Background: an optimization exercise with open tools, aiming at small area and a short achievable clock period. Do not read the settings as production practice. Only simulation tests tie the RTL to the original design; equivalence was not proved. The series may have gaps, and a smaller design here may also do less where the tests do not look. Power figures rest on the tool's default switching activity, not on a simulated workload.

===== flow/run.sh =====
#!/bin/bash
# synth_recipe.tcl (not shown) runs the flow's synth.tcl, then flattens the netlist and writes it again
# the make line also repeats each setting of config.mk as NAME=value (left out here)
make -C /OpenROAD-flow-scripts/flow DESIGN_CONFIG=/design/flow/config.mk WORK_HOME=/design/flow/orfs CLKGATE_MAP_FILE= SYNTH_SCRIPT=/design/flow/synth_recipe.tcl finish

===== flow/config.mk =====
export PLATFORM = sky130hd
export DESIGN_NAME = DSP
export DESIGN_NICKNAME = DSP
export VERILOG_FILES = /design/flow/design.v
export SDC_FILE = /design/flow/constraint.sdc
export NUM_CORES = 4
export LEC_CHECK = 0
export CAP_MARGIN = 20
export CORE_MARGIN = 2
export CORE_UTILIZATION = 40
export SLEW_MARGIN = 20

===== flow/constraint.sdc =====
create_clock -name core_clock -period 8.5 [get_ports {CLK}]
set_input_delay 1.7000 -clock core_clock [delete_from_list [all_inputs] [get_ports {CLK}]]
set_output_delay 1.7000 -clock core_clock [all_outputs]
set_load 0.01 [all_outputs]

===== flow/design.v =====
module reg_mux_block #(parameter BITS = 1, RSTTYPE = "SYNC", SELECTION = 1)(
    input clk, rst, en,
    input [BITS - 1 : 0] in,
    output [BITS - 1 : 0] out
);
    reg [BITS - 1 : 0] q_in;
    generate
        if (RSTTYPE == "ASYNC")
            always @(posedge clk, posedge rst) begin
                if (rst)
                    q_in <= 0;
                else if (en)
                    q_in <= in;
            end
        else if (RSTTYPE == "SYNC")
            always @(posedge clk) begin
                if (rst)
                    q_in <= 0;
                else if (en)
                    q_in <= in;
            end
    endgenerate
    assign out = SELECTION ? q_in : in;
endmodule
module DSP #(parameter A0REG = 0, A1REG = 1, B0REG = 0, B1REG = 1,
    CREG = 1, DREG = 1, MREG = 1, PREG = 1, CARRYINREG = 1, CARRYOUTREG = 1, OPMODEREG = 1,
    CARRYINSEL = "OPMODE5", B_INPUT = "DIRECT", RSTTYPE = "SYNC") (
    input CLK, 
    input [7 : 0] OPMODE,
    input CEA, CEB, CEC, CECARRYIN, CED, CEM, CEOPMODE, CEP,
    input RSTA, RSTB, RSTC, RSTCARRYIN, RSTD, RSTM, RSTOPMODE, RSTP,
    input [17 : 0] A, B, D,
    input [47 : 0] C, PCIN,
    input [17 : 0] BCIN,
    input CARRYIN,
    output [17 : 0] BCOUT,
    output [35 : 0] M,
    output [47 : 0] P, PCOUT,
    output CARRYOUT, CARRYOUTF
);
    wire CYI_in, CYI_out, CYO_in, CYO_out;
    wire [7 : 0] OPMODE_out;
    wire [17 : 0] A0_out, B0_in, B0_out, D_out, operation0_out, A1_out, B1_in, B1_out;
    wire [35 : 0] operation1_out, M_out;
    wire [47 : 0] C_out, operation2_out, P_out;
    reg [47 : 0]  X_out, Z_out;
    reg_mux_block #(.BITS(8), .RSTTYPE(RSTTYPE), .SELECTION(OPMODEREG)) block_OPMODE (.clk(CLK), .rst(RSTOPMODE), .en(CEOPMODE), .in(OPMODE), .out(OPMODE_out));
    reg_mux_block #(.BITS(18), .RSTTYPE(RSTTYPE), .SELECTION(A0REG)) block_A0 (.clk(CLK), .rst(RSTA), .en(CEA), .in(A), .out(A0_out));
    assign B0_in = (B_INPUT == "DIRECT") ? B : (B_INPUT == "CASCADE") ? BCIN : 0;
    reg_mux_block #(.BITS(18), .RSTTYPE(RSTTYPE), .SELECTION(B0REG)) block_B0 (.clk(CLK), .rst(RSTB), .en(CEB), .in(B0_in), .out(B0_out));
    reg_mux_block #(.BITS(48), .RSTTYPE(RSTTYPE), .SELECTION(CREG)) block_C (.clk(CLK), .rst(RSTC), .en(CEC), .in(C), .out(C_out));
    reg_mux_block #(.BITS(18), .RSTTYPE(RSTTYPE), .SELECTION(DREG)) block_D (.clk(CLK), .rst(RSTD), .en(CED), .in(D), .out(D_out));
    assign operation0_out = (OPMODE_out[6]) ? (D_out - B0_out) : (D_out + B0_out);
    reg_mux_block #(.BITS(18), .RSTTYPE(RSTTYPE), .SELECTION(A1REG)) block_A1 (.clk(CLK), .rst(RSTA), .en(CEA), .in(A0_out), .out(A1_out));
    assign B1_in = OPMODE_out[4] ? operation0_out : B0_out;
    reg_mux_block #(.BITS(18), .RSTTYPE(RSTTYPE), .SELECTION(B1REG)) block_B1 (.clk(CLK), .rst(RSTB), .en(CEB), .in(B1_in), .out(B1_out));
    assign BCOUT = B1_out;
    assign operation1_out = A1_out * B1_out;
    reg_mux_block #(.BITS(36), .RSTTYPE(RSTTYPE), .SELECTION(MREG)) block_M (.clk(CLK), .rst(RSTM), .en(CEM), .in(operation1_out), .out(M_out));
    assign M = M_out;
    assign CYI_in = (CARRYINSEL == "OPMODE5") ? OPMODE_out[5] : (CARRYINSEL == "CARRYIN") ? CARRYIN : 0;
    reg_mux_block #(.BITS(1), .RSTTYPE(RSTTYPE), .SELECTION(CARRYINREG)) block_CYI (.clk(CLK), .rst(RSTCARRYIN), .en(CECARRYIN), .in(CYI_in), .out(CYI_out));
    always @(*) begin
        case (OPMODE_out[1 : 0])
            2'b00:      X_out = 0;
            2'b01:      X_out = M_out;
            2'b10:      X_out = P_out;
            2'b11:      X_out = {D_out, A1_out, B1_out};
            default:    X_out = 0;
        endcase
    end
    always @(*) begin
        case (OPMODE_out[3 : 2])
            2'b00:      Z_out = 0;
            2'b01:      Z_out = PCIN;
            2'b10:      Z_out = P_out;
            2'b11:      Z_out = C_out;
            default:    Z_out = 0;
        endcase
    end
    assign {CYO_in, operation2_out} = (OPMODE_out[7]) ? (Z_out - (X_out + CYI_out)) : (Z_out + X_out + CYI_out);
    reg_mux_block #(.BITS(48), .RSTTYPE(RSTTYPE), .SELECTION(PREG)) block_P (.clk(CLK), .rst(RSTP), .en(CEP), .in(operation2_out), .out(P_out));
    reg_mux_block #(.BITS(1), .RSTTYPE(RSTTYPE), .SELECTION(CARRYOUTREG)) block_CYO (.clk(CLK), .rst(RSTCARRYIN), .en(CECARRYIN), .in(CYO_in), .out(CYO_out));
    assign P = P_out;
    assign PCOUT = P_out;
    assign CARRYOUT = CYO_out;
    assign CARRYOUTF = CYO_out;
endmodule

Fig. 1: run 1, a small window of the routed layout
Window x 47 to 87, y 47 to 87 um. Cells in gray, sequential cells in the stronger gray; small squares are vias.
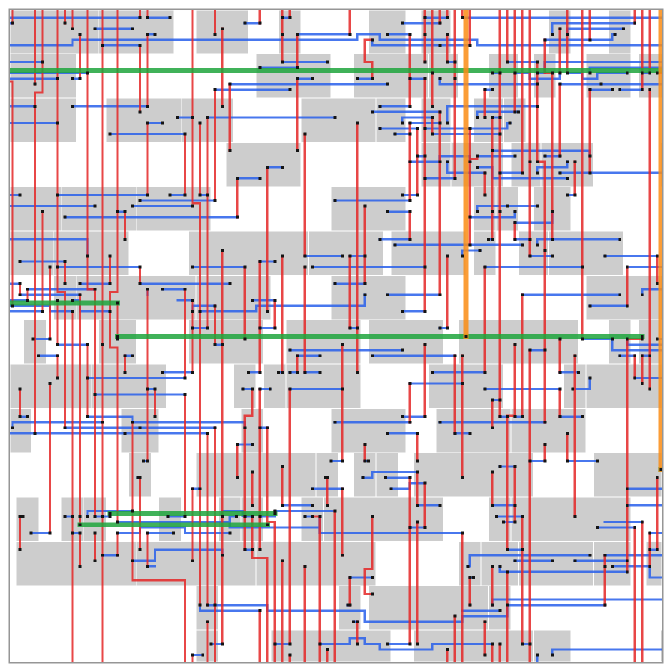
[met3] green
[met1] blue
[met2] red
[met4] orange
most frequent: ha_1 (29), inv_1 (17), fa_1 (17)
sequential cells in the window: 0
cells with their middle in the window: 102

Fig. 2: run 1, cell sizes after repair
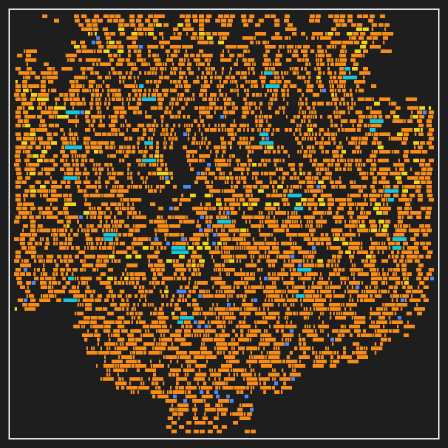
[drive 6 and up] cyan | cells: 32
[drive 1 or less] orange | cells: 3298
[drive 2] yellow | cells: 119
[drive 3 to 4] blue | cells: 57
fin area: 31900 um2
P&R area growth vs syn: 15.8%
Non-Clock Buffer Count: 381
Worst Setup Slack, final: 1110 ps

==> run summary, run 1 <==
Pleak=15.1 nW; Post-Synth Adder-Cell Area=31.1%; Seq cells post-synth=196; GPL Wtd Cong=0.940; Tmin final=7390 ps; largest family of logic cells by synthesized area=adder cells; count of different cell masters after synthesis=74; sequential portion of the cell area=12.3%; largest net degree at the start of global routing=53; CTS Hold Buffers Added=0; Synth Area in XOR/XNOR=under 10%; Worst Path Buf+Inv=3; fraction of area in multi-input gates=65.5%; FP Rows=96; most numerous cell in the Yosys netlist=inv_1; Cell Int Power=2.42 mW; root buf cell=clkbuf_16; Max-area cell class=multi-input gates; port bufs=326; vias in the first global route=between 20000 and 25000; delay-heaviest family, CP=adder cells; setup TNS=0 ps; via/cell ratio=5.44; CTS Buf Count=17; Reg clk slew, reported paths=90 ps; ys async rst share=0%; Top cell by count, worst path=fa_1; tapcells inserted=882; share of the synthesized area in the top cell type=19.0%; top post-synthesis cells by area=fa_1, dfxtp_1, ha_1, inv_1, mux2i_1; Setup-failing EPs final=0; post-route antenna net violation count=0; top post-synthesis cells by count=inv_1, nand2_1, nor2_1; Die H=approximately 270 um; sw power=1.88 mW; Synth Area in Compound Gates=15.5%; worst hold-check path type=reg -> reg; Iteration-0 DRC Markers=approximately 1700; Req. time, crit path=8910 ps; setup bufs post-CTS=0; status=complete, no violations; storage element area=3930 um2; actual slew at the worst max-slew pin=about 1100 ps; combinational share of power=between 50% and 60%; CP Max Fanout=20; Worst R2R Path Depth=19; TritonRoute pass-1 iters=5; Final Cycle Share=roughly 87%; effective utilization at floorplan=40.3%; GRT Residual Overflow=0; FMAX=around 140 MHz; Non-Clock Inverter Count=439; initial antenna violation count=4; multi-input logic area=approximately 21000 um2; CTS Buffer Depth=2; Post-Syn Nets=just over 4000; final net count=4215; CTS resizes=0; CP peak stage delay=940 ps; WL/cell=20.4 um; Crit. End Element=register; Worst Setup Start Kind=register; Post-Syn Area=27500 um2; Clock buffer cells=17; commonest non-fill, non-tap cells in the layout=inv_1, clkdlybuf4s50_1, nand2_1; multi-input gates=roughly 2500; Top FF cell, synth=dfxtp_1; # IOs=between 300 and 400; Critical Path AT=a little under 8000 ps; DP Wirelength=71.6 mm
Fig. 3: run 1, signal wires on met2
Scale bar: 100 um. Cells faint in the background.
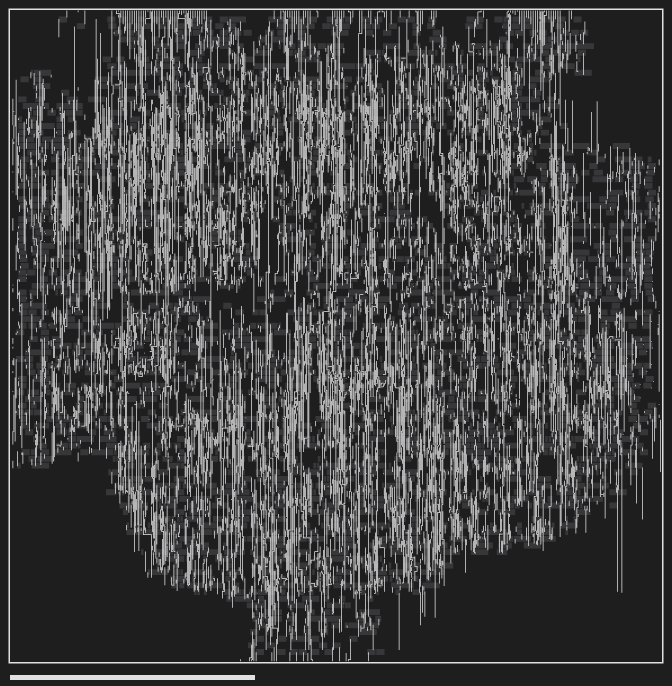
longest straight run: 113 um
nets with wire on the layer: 3460
wire length on this layer: 39.1 mm
share of all routed wire: 44%
via count: 23900
routing usage on met2: 39.2%
WL final: 89.7 mm

Fig. 4: run 1, clock wires, drivers and flops
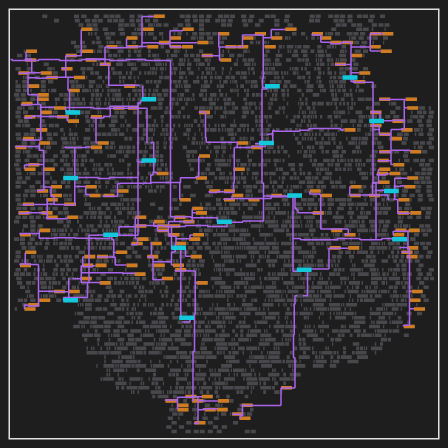
[flip-flops] orange | count: 196
[cells driving clock nets] cyan | count: 17
[clock wires] purple | length: 3620 um
routed clock nets: 18
clock power share: 22.4%
Clock Skews: 24.5 ps
later-pin clock latency in the skew report: 530 ps

[run 1: per-stage QoR]
step / utilization (%) / instances / cell area (um2) / hold slack [ps] / power [mW]
after floorplan: - / 3332 / 27500 / 454 / 2.58
after global placement: 45.7 / 4356 / 31200 / 466 / 3.33
after detailed placement: 45.7 / 4356 / 31200 / 476 / 3.34
after CTS: 46.7 / 4388 / 31900 / 499 / 4.31
after global routing: 46.6 / 4388 / 31900 / 521 / 4.60
final: 46.6 / 4388 / 31900 / 496 / 4.30
[run 1: state kept, by name (all words and copies together) (netlist names)]
register / count
block_D.q_in: 18
block_CYI.q_in: 1
block_M.q_in: 36
block_OPMODE.q_in: 8
block_P.q_in: 48
block_C.q_in: 48
block_B1.q_in: 18
block_CYO.q_in: 1
block_A1.q_in: 18
[run 1: power by group through the flow]
stage	sequential [mW]	clock, mW	combinational [mW]
finish	1.18	0.963	2.16
global route	1.19	1.01	2.40
CTS	1.17	0.979	2.16
detailed placement	1.19	0	2.15
global placement	1.19	0	2.14
floorplan	1.10	0	1.48
[run 1: final timing paths]
path | endpoint | slack (ps) | from
setup / recovery | block_M.q_in[31]$_SDFFE_PP0P_ | 1110 | block_A1.q_in[7]$_SDFFE_PP0P_
hold / removal | block_C.q_in[21]$_SDFFE_PP0P_ | 500 | block_C.q_in[21]$_SDFFE_PP0P_
setup reg to reg | block_M.q_in[31]$_SDFFE_PP0P_ | 1110 | block_A1.q_in[7]$_SDFFE_PP0P_
hold reg to reg | block_C.q_in[21]$_SDFFE_PP0P_ | 500 | block_C.q_in[21]$_SDFFE_PP0P_
[run 1: cells by family after synthesis]
kind of cell / Yosys count
simple gates: 938
buf+inv: 678
compound gates: 624
fa+ha+maj: 528
mux: 240
flops: 196
xor+xnor: 128
[run 1: worst min-delay path, delay by kind of cell, from the launching register on]
| kind | cells | cell delay, ps |
|---|---|---|
| and+or+nand+nor | 1 | 70 |
| DFF | 1 | 330 |
| muxes | 1 | 60 |
[run 1: per-layer routing]
| layer | GRT usage [%] | up-vias | routed length (um) |
|---|---|---|---|
| met1 | 34.1 | 11600 | 40000 |
| li1 | - | 11400 | - |
| met4 | 9.75 | 4 | 3130 |
| met2 | 39.2 | 799 | 39100 |
| met5 | 0 | - | 23 |
| met3 | 6.47 | 118 | 7470 |
==> run 2, diff against run 1 <==
--- a/flow/config.mk
+++ b/flow/config.mk
@@ -9,3 +9,4 @@
 export CORE_MARGIN = 2
 export CORE_UTILIZATION = 40
+export SETUP_SLACK_MARGIN = 3
 export SLEW_MARGIN = 20
==> run 2 against run 1 <==
Effect of this change:
- still clean on timing, DRC and antenna
- non-clock buffer count rose by 88
- area after synthesis did not move
- register-to-register slack improved by 930 ps
- via count rose by 3.5%
- wire length rose by 8.6%
- critical endpoint unchanged
- largest power group unchanged
- highest routed layer unchanged
==> run summary, run 2 <==
status=complete, no violations; Crit Reg-Reg Endpoint=block_M.q_in[31]$_SDFFE_PP0P_; Seq cells post-synth=between 150 and 200; Worst Setup Slack, final=approximately 2000 ps; Worst R2R Path Depth=21; H-tree depth=4; Tmin final=6470 ps; Post-Syn Area=27500 um2; reg-to-reg startpoint=block_B1.q_in[6]$_SDFFE_PP0P_; Gate Count Post-Synth=3332; CP Cell Sequence=buf_8 -> and2_4 -> fa_1 -> inv_1 -> fa_2 -> fa_1 -> fa_1 -> inv_1 -> fa_1 -> inv_1 -> fa_1 -> inv_1 -> ha_4 -> a21o_1 -> a21o_1 -> a221o_2 -> a311o_2 -> a31o_4 -> a2111o_1 -> and3_1 -> or3_1; worst hold-check path type=reg -> reg; vias in the first global route=around 24000; number of max-cap violations=0; actual slew at the worst max-slew pin=roughly 1100 ps; later-pin clock latency in the skew report=520 ps; Slew headroom=between 20 and 30%; Die Footprint=70900 um2; Top FF cell, synth=dfxtp_1; count of different cell masters after synthesis=74; Seq/Total Area, Yosys=14.3%; RSZ-0062 raised after global routing=true; Crit. End Element=register; GPL Wtd Cong=0.946; ys async rst share=0%; root buf cell=clkbuf_16; CP peak stage delay=530 ps; commonest non-fill, non-tap cells in the layout=inv_1, clkdlybuf4s50_1, nand2_1; Req. time, crit path=about 8900 ps; Top cell by count, worst path=fa_1; Crit-path slowest cell=fa_1; Die W=266 um; Pleak=15.8 nW; Reg clk slew, reported paths=80 ps; total chip power=4.53 mW; Hold Path End=block_C.q_in[6]$_SDFFE_PP0P_; # IOs=346; Global Route Usage Sum=a little over a quarter; top post-synthesis cells by count=inv_1, nand2_1, nor2_1; post-route antenna net violation count=0; Die H=266 um; peak supply drop=0.000126 V; port bufs=326; CTS Buffer Depth=2; setup TNS=0 ps; Syn Area/Cell=roughly 8.3 um2; Final Cycle Share=approximately three quarters; clock sink count=~200; CTS Buf Count=17; CP Max Fanout=7; slack of the worst reg-to-reg path=2030 ps; FP Rows=96; Worst Path Buf+Inv=5; Final Max Tran Viols=0; effective utilization at floorplan=40.3%; CTS Hold Buffers Added=0; Post-Syn Nets=4054; CTS tree=built; Final Util=49.4%; Core Footprint=about 68000 um2; global-route wire length before repair=147 mm; DRC viols=0; initial antenna violation count=5; Setup-failing EPs final=0; Hold Startpoint=block_C.q_in[6]$_SDFFE_PP0P_; commonest non-fill, non-tap cell in the layout=inv_1; Worst Setup Path Type=reg -> reg; Final Hold Vio Count=0; delay-heaviest family, CP=adder cells; final net count=roughly 4300; largest net degree at the start of global routing=58; cell taking the most area after synthesis=fa_1; DP Wirelength=72.4 mm; via/cell ratio=5.52; Post-synth EDFFs=0; P per Cell Area=approximately 130 nW/um2; share of the synthesized area in the top cell type=19.0%; Clock Skews=approximately 28 ps; most numerous cell in the Yosys netlist=inv_1; FMAX=155 MHz; Iteration-0 DRC Markers=around 1800; GRT Residual Overflow=0; hold depth=2; Critical Path AT=between 6000 and 7000 ps; TritonRoute pass-1 iters=7; largest registers=block_C.q_in: 48 flops, block_P.q_in: 48 flops, block_M.q_in: 36 flops; Place WS=around 1400 ps; Worst Setup Start Kind=register; top post-synthesis cells by area=fa_1, dfxtp_1, ha_1, inv_1, mux2i_1; Synth warnings=7; P&R area growth vs syn=22.6%; share of layout cells above drive strength 1=12.4%
[run 2: what timing repair did]
| action | CTS | global route |
|---|---|---|
| pin swaps | 52 | 74 |
| setup buffers | 63 | 32 |
| endpoints found under the setup margin | 43 | 36 |
| cloned | 4 | 0 |
| gates resized for setup | 153 | 92 |
[run 2: where the power goes]
part           switching (mW)  internal, mW
Sequential              0.168         0.999
Combinational            1.36          1.12
Clock                   0.457         0.422
[run 2: cell families (layout without fill, tap and decap cells)]
group | count (synthesis) | after routing | synth area share [%]
compound gates | 624 | 624 | 15.5
simple gates | 938 | 938 | 16.0
other cells | 0 | 1 | 0
xor+xnor | 128 | 128 | 4.07
buf+inv | 678 | 940 | 9.91
fa+ha+maj | 528 | 528 | 31.1
mux | 240 | 240 | 9.12
flops | 196 | 196 | 14.3
[run 2: per-layer routing]
layer	share of wire (%)	track usage, %	vias to the layer above	wire (um)
li1	-	-	11500	-
met1	44	36.7	12200	42400
met2	47	45.1	886	45500
met3	6.8	3.68	116	6660
met4	2.9	8.53	4	2800
met5	0.020	0	-	19
[run 2: layout make-up]
class                           count  area (um2)
Antenna cell                        1        2.50
Clock buffer                       19         443
Clock inverter                     13         143
Fill cell                        6613       34600
Inverter                          439        1650
Multi-Input combinational cell   2458       21700
Sequential cell                   196        4040
Tap cell                          882        1100
Timing Repair Buffer              469        4710
[run 2: worst max path at each step]
stage	startpoint	end	slack, ps	cells after the start
after floorplan	block_B1.q_in[6]$_SDFFE_PP0P_	block_M.q_in[31]$_SDFFE_PP0P_	2210	21
after global placement	block_A1.q_in[7]$_SDFFE_PP0P_	block_M.q_in[31]$_SDFFE_PP0P_	1470	19
after detailed placement	block_B1.q_in[8]$_SDFFE_PP0P_	block_M.q_in[31]$_SDFFE_PP0P_	1370	21
after CTS	block_B1.q_in[5]$_SDFFE_PP0P_	block_M.q_in[31]$_SDFFE_PP0P_	2020	20
after global routing	block_B1.q_in[6]$_SDFFE_PP0P_	block_M.q_in[31]$_SDFFE_PP0P_	1820	21
final	block_B1.q_in[6]$_SDFFE_PP0P_	block_M.q_in[31]$_SDFFE_PP0P_	2030	21
[run 2: stage by stage]
stage,cell area [um2],std cells,hold slack [ps]
after floorplan,28100,3332,454
after global placement,31300,4345,466
after detailed placement,31300,4345,477
after CTS,33100,4444,498
after global routing,33700,4476,516
final,33700,4477,492
Fig. 5: run 2, routing view
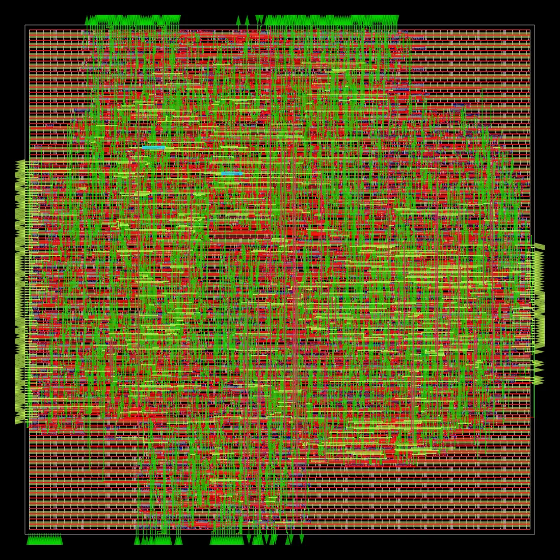
met2 WL: 45.5 mm
WL/cell: 21.8 um
WL final: 97.4 mm

Fig. 6: run 2, signal wires on met2
Scale bar: 100 um. Cells faint in the background.
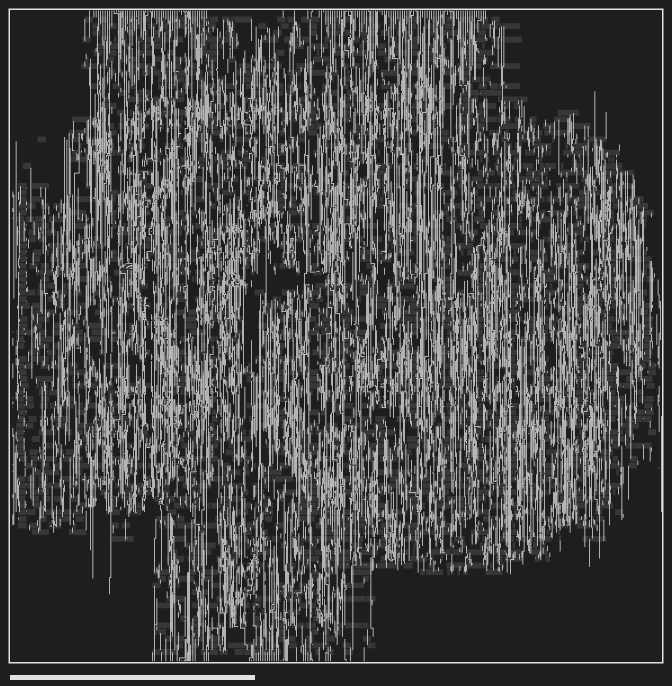
main direction: vertical
nets with wire on the layer: 3565
wire length on this layer: 45.5 mm
routing usage on met2: 45.1%
via count: 24700

Fig. 7: run 2, a small window of the routed layout
Window x 47 to 87, y 47 to 87 um. Cells in gray, sequential cells in the stronger gray; small squares are vias.
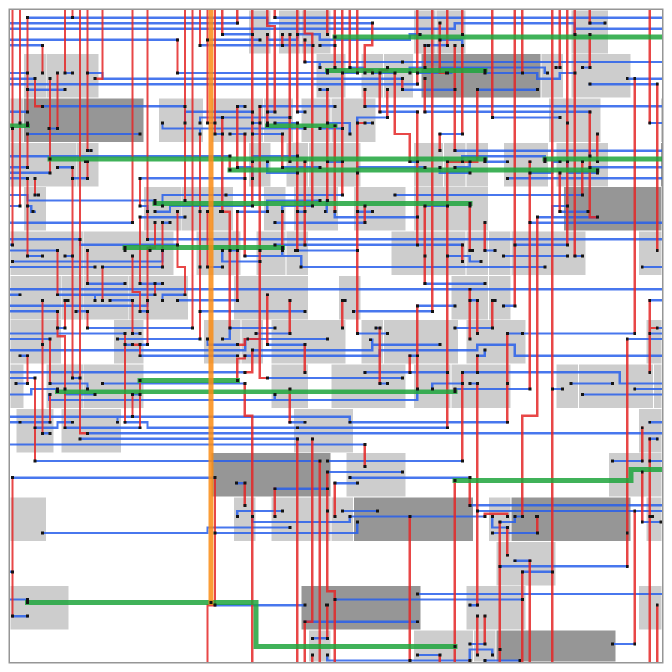

==> run 3, diff against run 2 <==
--- a/flow/config.mk
+++ b/flow/config.mk
@@ -6,4 +6,5 @@
 export NUM_CORES = 4
 export LEC_CHECK = 0
+export ABC_CLOCK_PERIOD_IN_PS = 4000
 export CAP_MARGIN = 20
 export CORE_MARGIN = 2
==> run 3 against run 2 <==
Effect of this change:
- synthesized cell count is the same
- still clean on timing, DRC and antenna
- highest routed layer unchanged
- critical path type unchanged
- die area is the same
- area after synthesis is the same
- largest cell class unchanged
==> run summary, run 3 <==
largest registers=block_C.q_in: 48 flops, block_P.q_in: 48 flops, block_M.q_in: 36 flops; Seq cells post-synth=just under 200; ys async rst share=0%; top post-synthesis cells by count=inv_1, nand2_1, nor2_1; status=complete, no violations; CTS Hold Buffers Added=0; largest net degree at the start of global routing=58; top post-synthesis cells by area=fa_1, dfxtp_1, ha_1, inv_1, mux2i_1; # IOs=346; effective utilization at floorplan=40.3%; Gate Count Post-Synth=3332; commonest non-fill, non-tap cells in the layout=inv_1, clkdlybuf4s50_1, nand2_1; Die H=266 um; reg-to-reg startpoint=block_B1.q_in[6]$_SDFFE_PP0P_; WL/cell=21.8 um; Cell Count Post-Placement=4345; final net count=4303; CTS Buffer Depth=2; Worst Setup Start Kind=register; actual slew at the worst max-slew pin=1070 ps; via/cell ratio=5.52; Worst Setup Path Type=reg -> reg; TritonRoute pass-1 iters=7; Core Footprint=~70000 um2; Final Max Tran Viols=0; Top FF cell, synth=dfxtp_1; DP Wirelength=72.4 mm; initial antenna violation count=5; H-tree depth=4; Synth warnings=7; CTS Buf Count=17; WL final=a little under 100 mm; commonest non-fill, non-tap cell in the layout=inv_1; Final Cycle Share=76.1%; global-route wire length before repair=around 150 mm; Die W=266 um; later-pin clock latency in the skew report=between 500 and 600 ps; Post-Syn Nets=between 4000 and 5000; port bufs=326; most numerous cell in the Yosys netlist=inv_1; Iteration-0 DRC Markers=1810; GRT Residual Overflow=0; FMAX=155 MHz; DRC viols=0; Syn Area/Cell=8.26 um2; setup TNS=0 ps; Place WS=1370 ps; root buf cell=clkbuf_16; via count=24700; final cell count without fillers=4477; share of layout cells above drive strength 1=12.4%; Filler cells=6613; count of different cell masters after synthesis=74; GPL Wtd Cong=0.946; share of the synthesized area in the top cell type=19.0%; peak supply drop=0.000126 V; Crit. End Element=register; CP Max Fanout=7; Tmin final=6470 ps; FP Rows=96; Hold Startpoint=block_C.q_in[6]$_SDFFE_PP0P_; placed cell areas=31300 um2; Pleak=15.8 nW; Setup-failing EPs final=0; RSZ-0062 raised after global routing=true; Critical Path Start=block_B1.q_in[6]$_SDFFE_PP0P_; P per Cell Area=between 100 and 150 nW/um2; Seq/Total Area, Yosys=14.3%; CTS tree=built; Req. time, crit path=8890 ps; Post-synth EDFFs=0; Post-Syn Area=27500 um2; vias in the first global route=24200; clock sink count=196; Global Route Usage Sum=27.2%; Slew headroom=28.2%; number of max-cap violations=0; Die Footprint=just over 70000 um2; post-route antenna net violation count=0; Final Hold Vio Count=0; cell taking the most area after synthesis=fa_1; Reg clk slew, reported paths=80 ps; Critical Path AT=6850 ps; worst hold-check path type=reg -> reg
[run 3: critical path: stages, from the launching register on]
cell and delay, ps:
dfxtp_4 420, buf_8 170, and2_4 140, fa_1 530
inv_1 50, fa_2 520, fa_1 440, fa_1 500
inv_1 50, fa_1 480, inv_1 50, fa_1 480
inv_1 60, ha_4 170, a21o_1 150, a21o_1 170
a221o_2 380, a311o_2 360, a31o_4 250, a2111o_1 440
and3_1 160, or3_1 350
[run 3: stage by stage]
step	total power, mW	hold slack [ps]	util, %
after floorplan	2.64	454	-
after global placement	3.38	466	45.8
after detailed placement	3.38	477	45.8
after CTS	4.42	498	48.4
after global routing	4.82	516	49.4
final	4.53	492	49.4
[run 3: final timing paths]
check / slack [ps] / cells after the start / end
setup reg to reg: 2030 / 21 / block_M.q_in[31]$_SDFFE_PP0P_
setup / recovery: 2030 / 21 / block_M.q_in[31]$_SDFFE_PP0P_
hold reg to reg: 490 / 2 / block_C.q_in[6]$_SDFFE_PP0P_
hold / removal: 490 / 2 / block_C.q_in[6]$_SDFFE_PP0P_
[run 3: logic make-up (layout without fill, tap and decap cells)]
group                    count (synthesis)  count (layout)  share of synthesized area [%]
AO/OA/AOI/OAI                          624             624                           15.5
XOR/XNOR                               128             128                           4.07
adder cells (fa/ha/maj)                528             528                           31.1
buffers and inverters                  678             940                           9.91
flip-flops                             196             196                           14.3
multiplexers                           240             240                           9.12
other                                    0               1                              0
AND/OR/NAND/NOR                        938             938                           16.0
[run 3: power by group]
part | switching [mW] | leakage [nW] | internal (mW)
registers | 0.168 | 1.64 | 0.999
logic | 1.36 | 13.8 | 1.12
clock network | 0.457 | 0.285 | 0.422
[run 3: timing repair]
item,CTS,global route
setup buffers,63,32
endpoints found under the setup margin,43,36
gates resized for setup,153,92
pin swaps,52,74
gates cloned,4,0
[run 3: layout make-up]
class / count / area, um2 / share of cell area (%)
clock buffers: 19 / 443 / 1.31
diodes: 1 / 2.50 / 0.00742
well taps: 882 / 1100 / 3.27
multi-input cells: 2458 / 21700 / 64.2
flip-flops and latches: 196 / 4040 / 12.0
inverters: 439 / 1650 / 4.88
repair buffers: 469 / 4710 / 14.0
clock inverters: 13 / 143 / 0.423
[run 3: metal layers]
metal,wire [um],part of all wire [%],global-route usage [%],up-vias
li1,-,-,-,11500
met1,42400,44,36.7,12200
met2,45500,47,45.1,886
met3,6660,6.8,3.68,116
met4,2800,2.9,8.53,4
met5,19,0.020,0,-
Fig. 8: run 3, cell sizes after repair
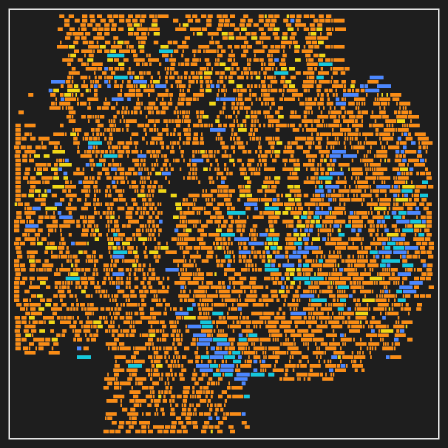
P&R area growth vs syn: 22.6%
fin area: 33700 um2
Worst Setup Slack, final: 2030 ps
Non-Clock Buffer Count: 469

Fig. 9: run 3, clock wires, drivers and flops
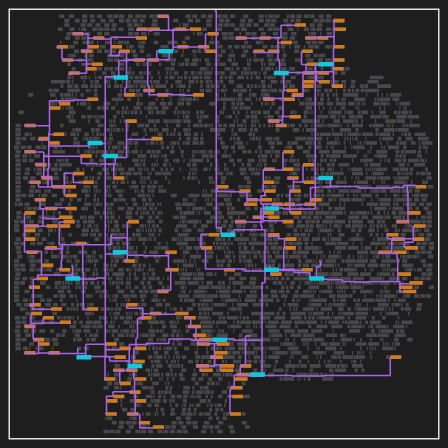
[flip-flops] orange | count: 196
[clock wires] purple | length: 3520 um
[cells driving clock nets] cyan | count: 17
routed clock nets: 18
flops lie: all over the die
clock power share: 19.4%
clock group power: 0.880 mW
Clock Skews: 28.1 ps

-- port drivers added, routing unchanged --
No port has a modelled driver above. Below, the same layouts with a new extraction and two added sets of constraints. Step 1 assumes that a clkbuf_16 drives the clock port and a buf_2 every other input. Step 2 times the ports against the registers' clock, not the clock port: input delays grow and output delays shrink by t, the midpoint of the rising clock arrivals with the driver on. a / b / c = ideal ports / drivers / drivers and shift; a / b = the first two.
run	t (ns)	setup slack, ns	hold slack, ns	worst setup path after step 2	latest minus earliest clock arrival (ns)
run 1	0.581	1.107 / 1.107 / 1.107	0.496 / 0.496 / 0.496	register to register	0.025 / 0.025
run 2	0.557	2.034 / 2.034 / 2.034	0.492 / 0.492 / 0.492	register to register	0.028 / 0.028
run 3	0.557	2.034 / 2.034 / 2.034	0.492 / 0.492 / 0.492	register to register	0.028 / 0.028
After both steps setup and hold are still met in every run listed.
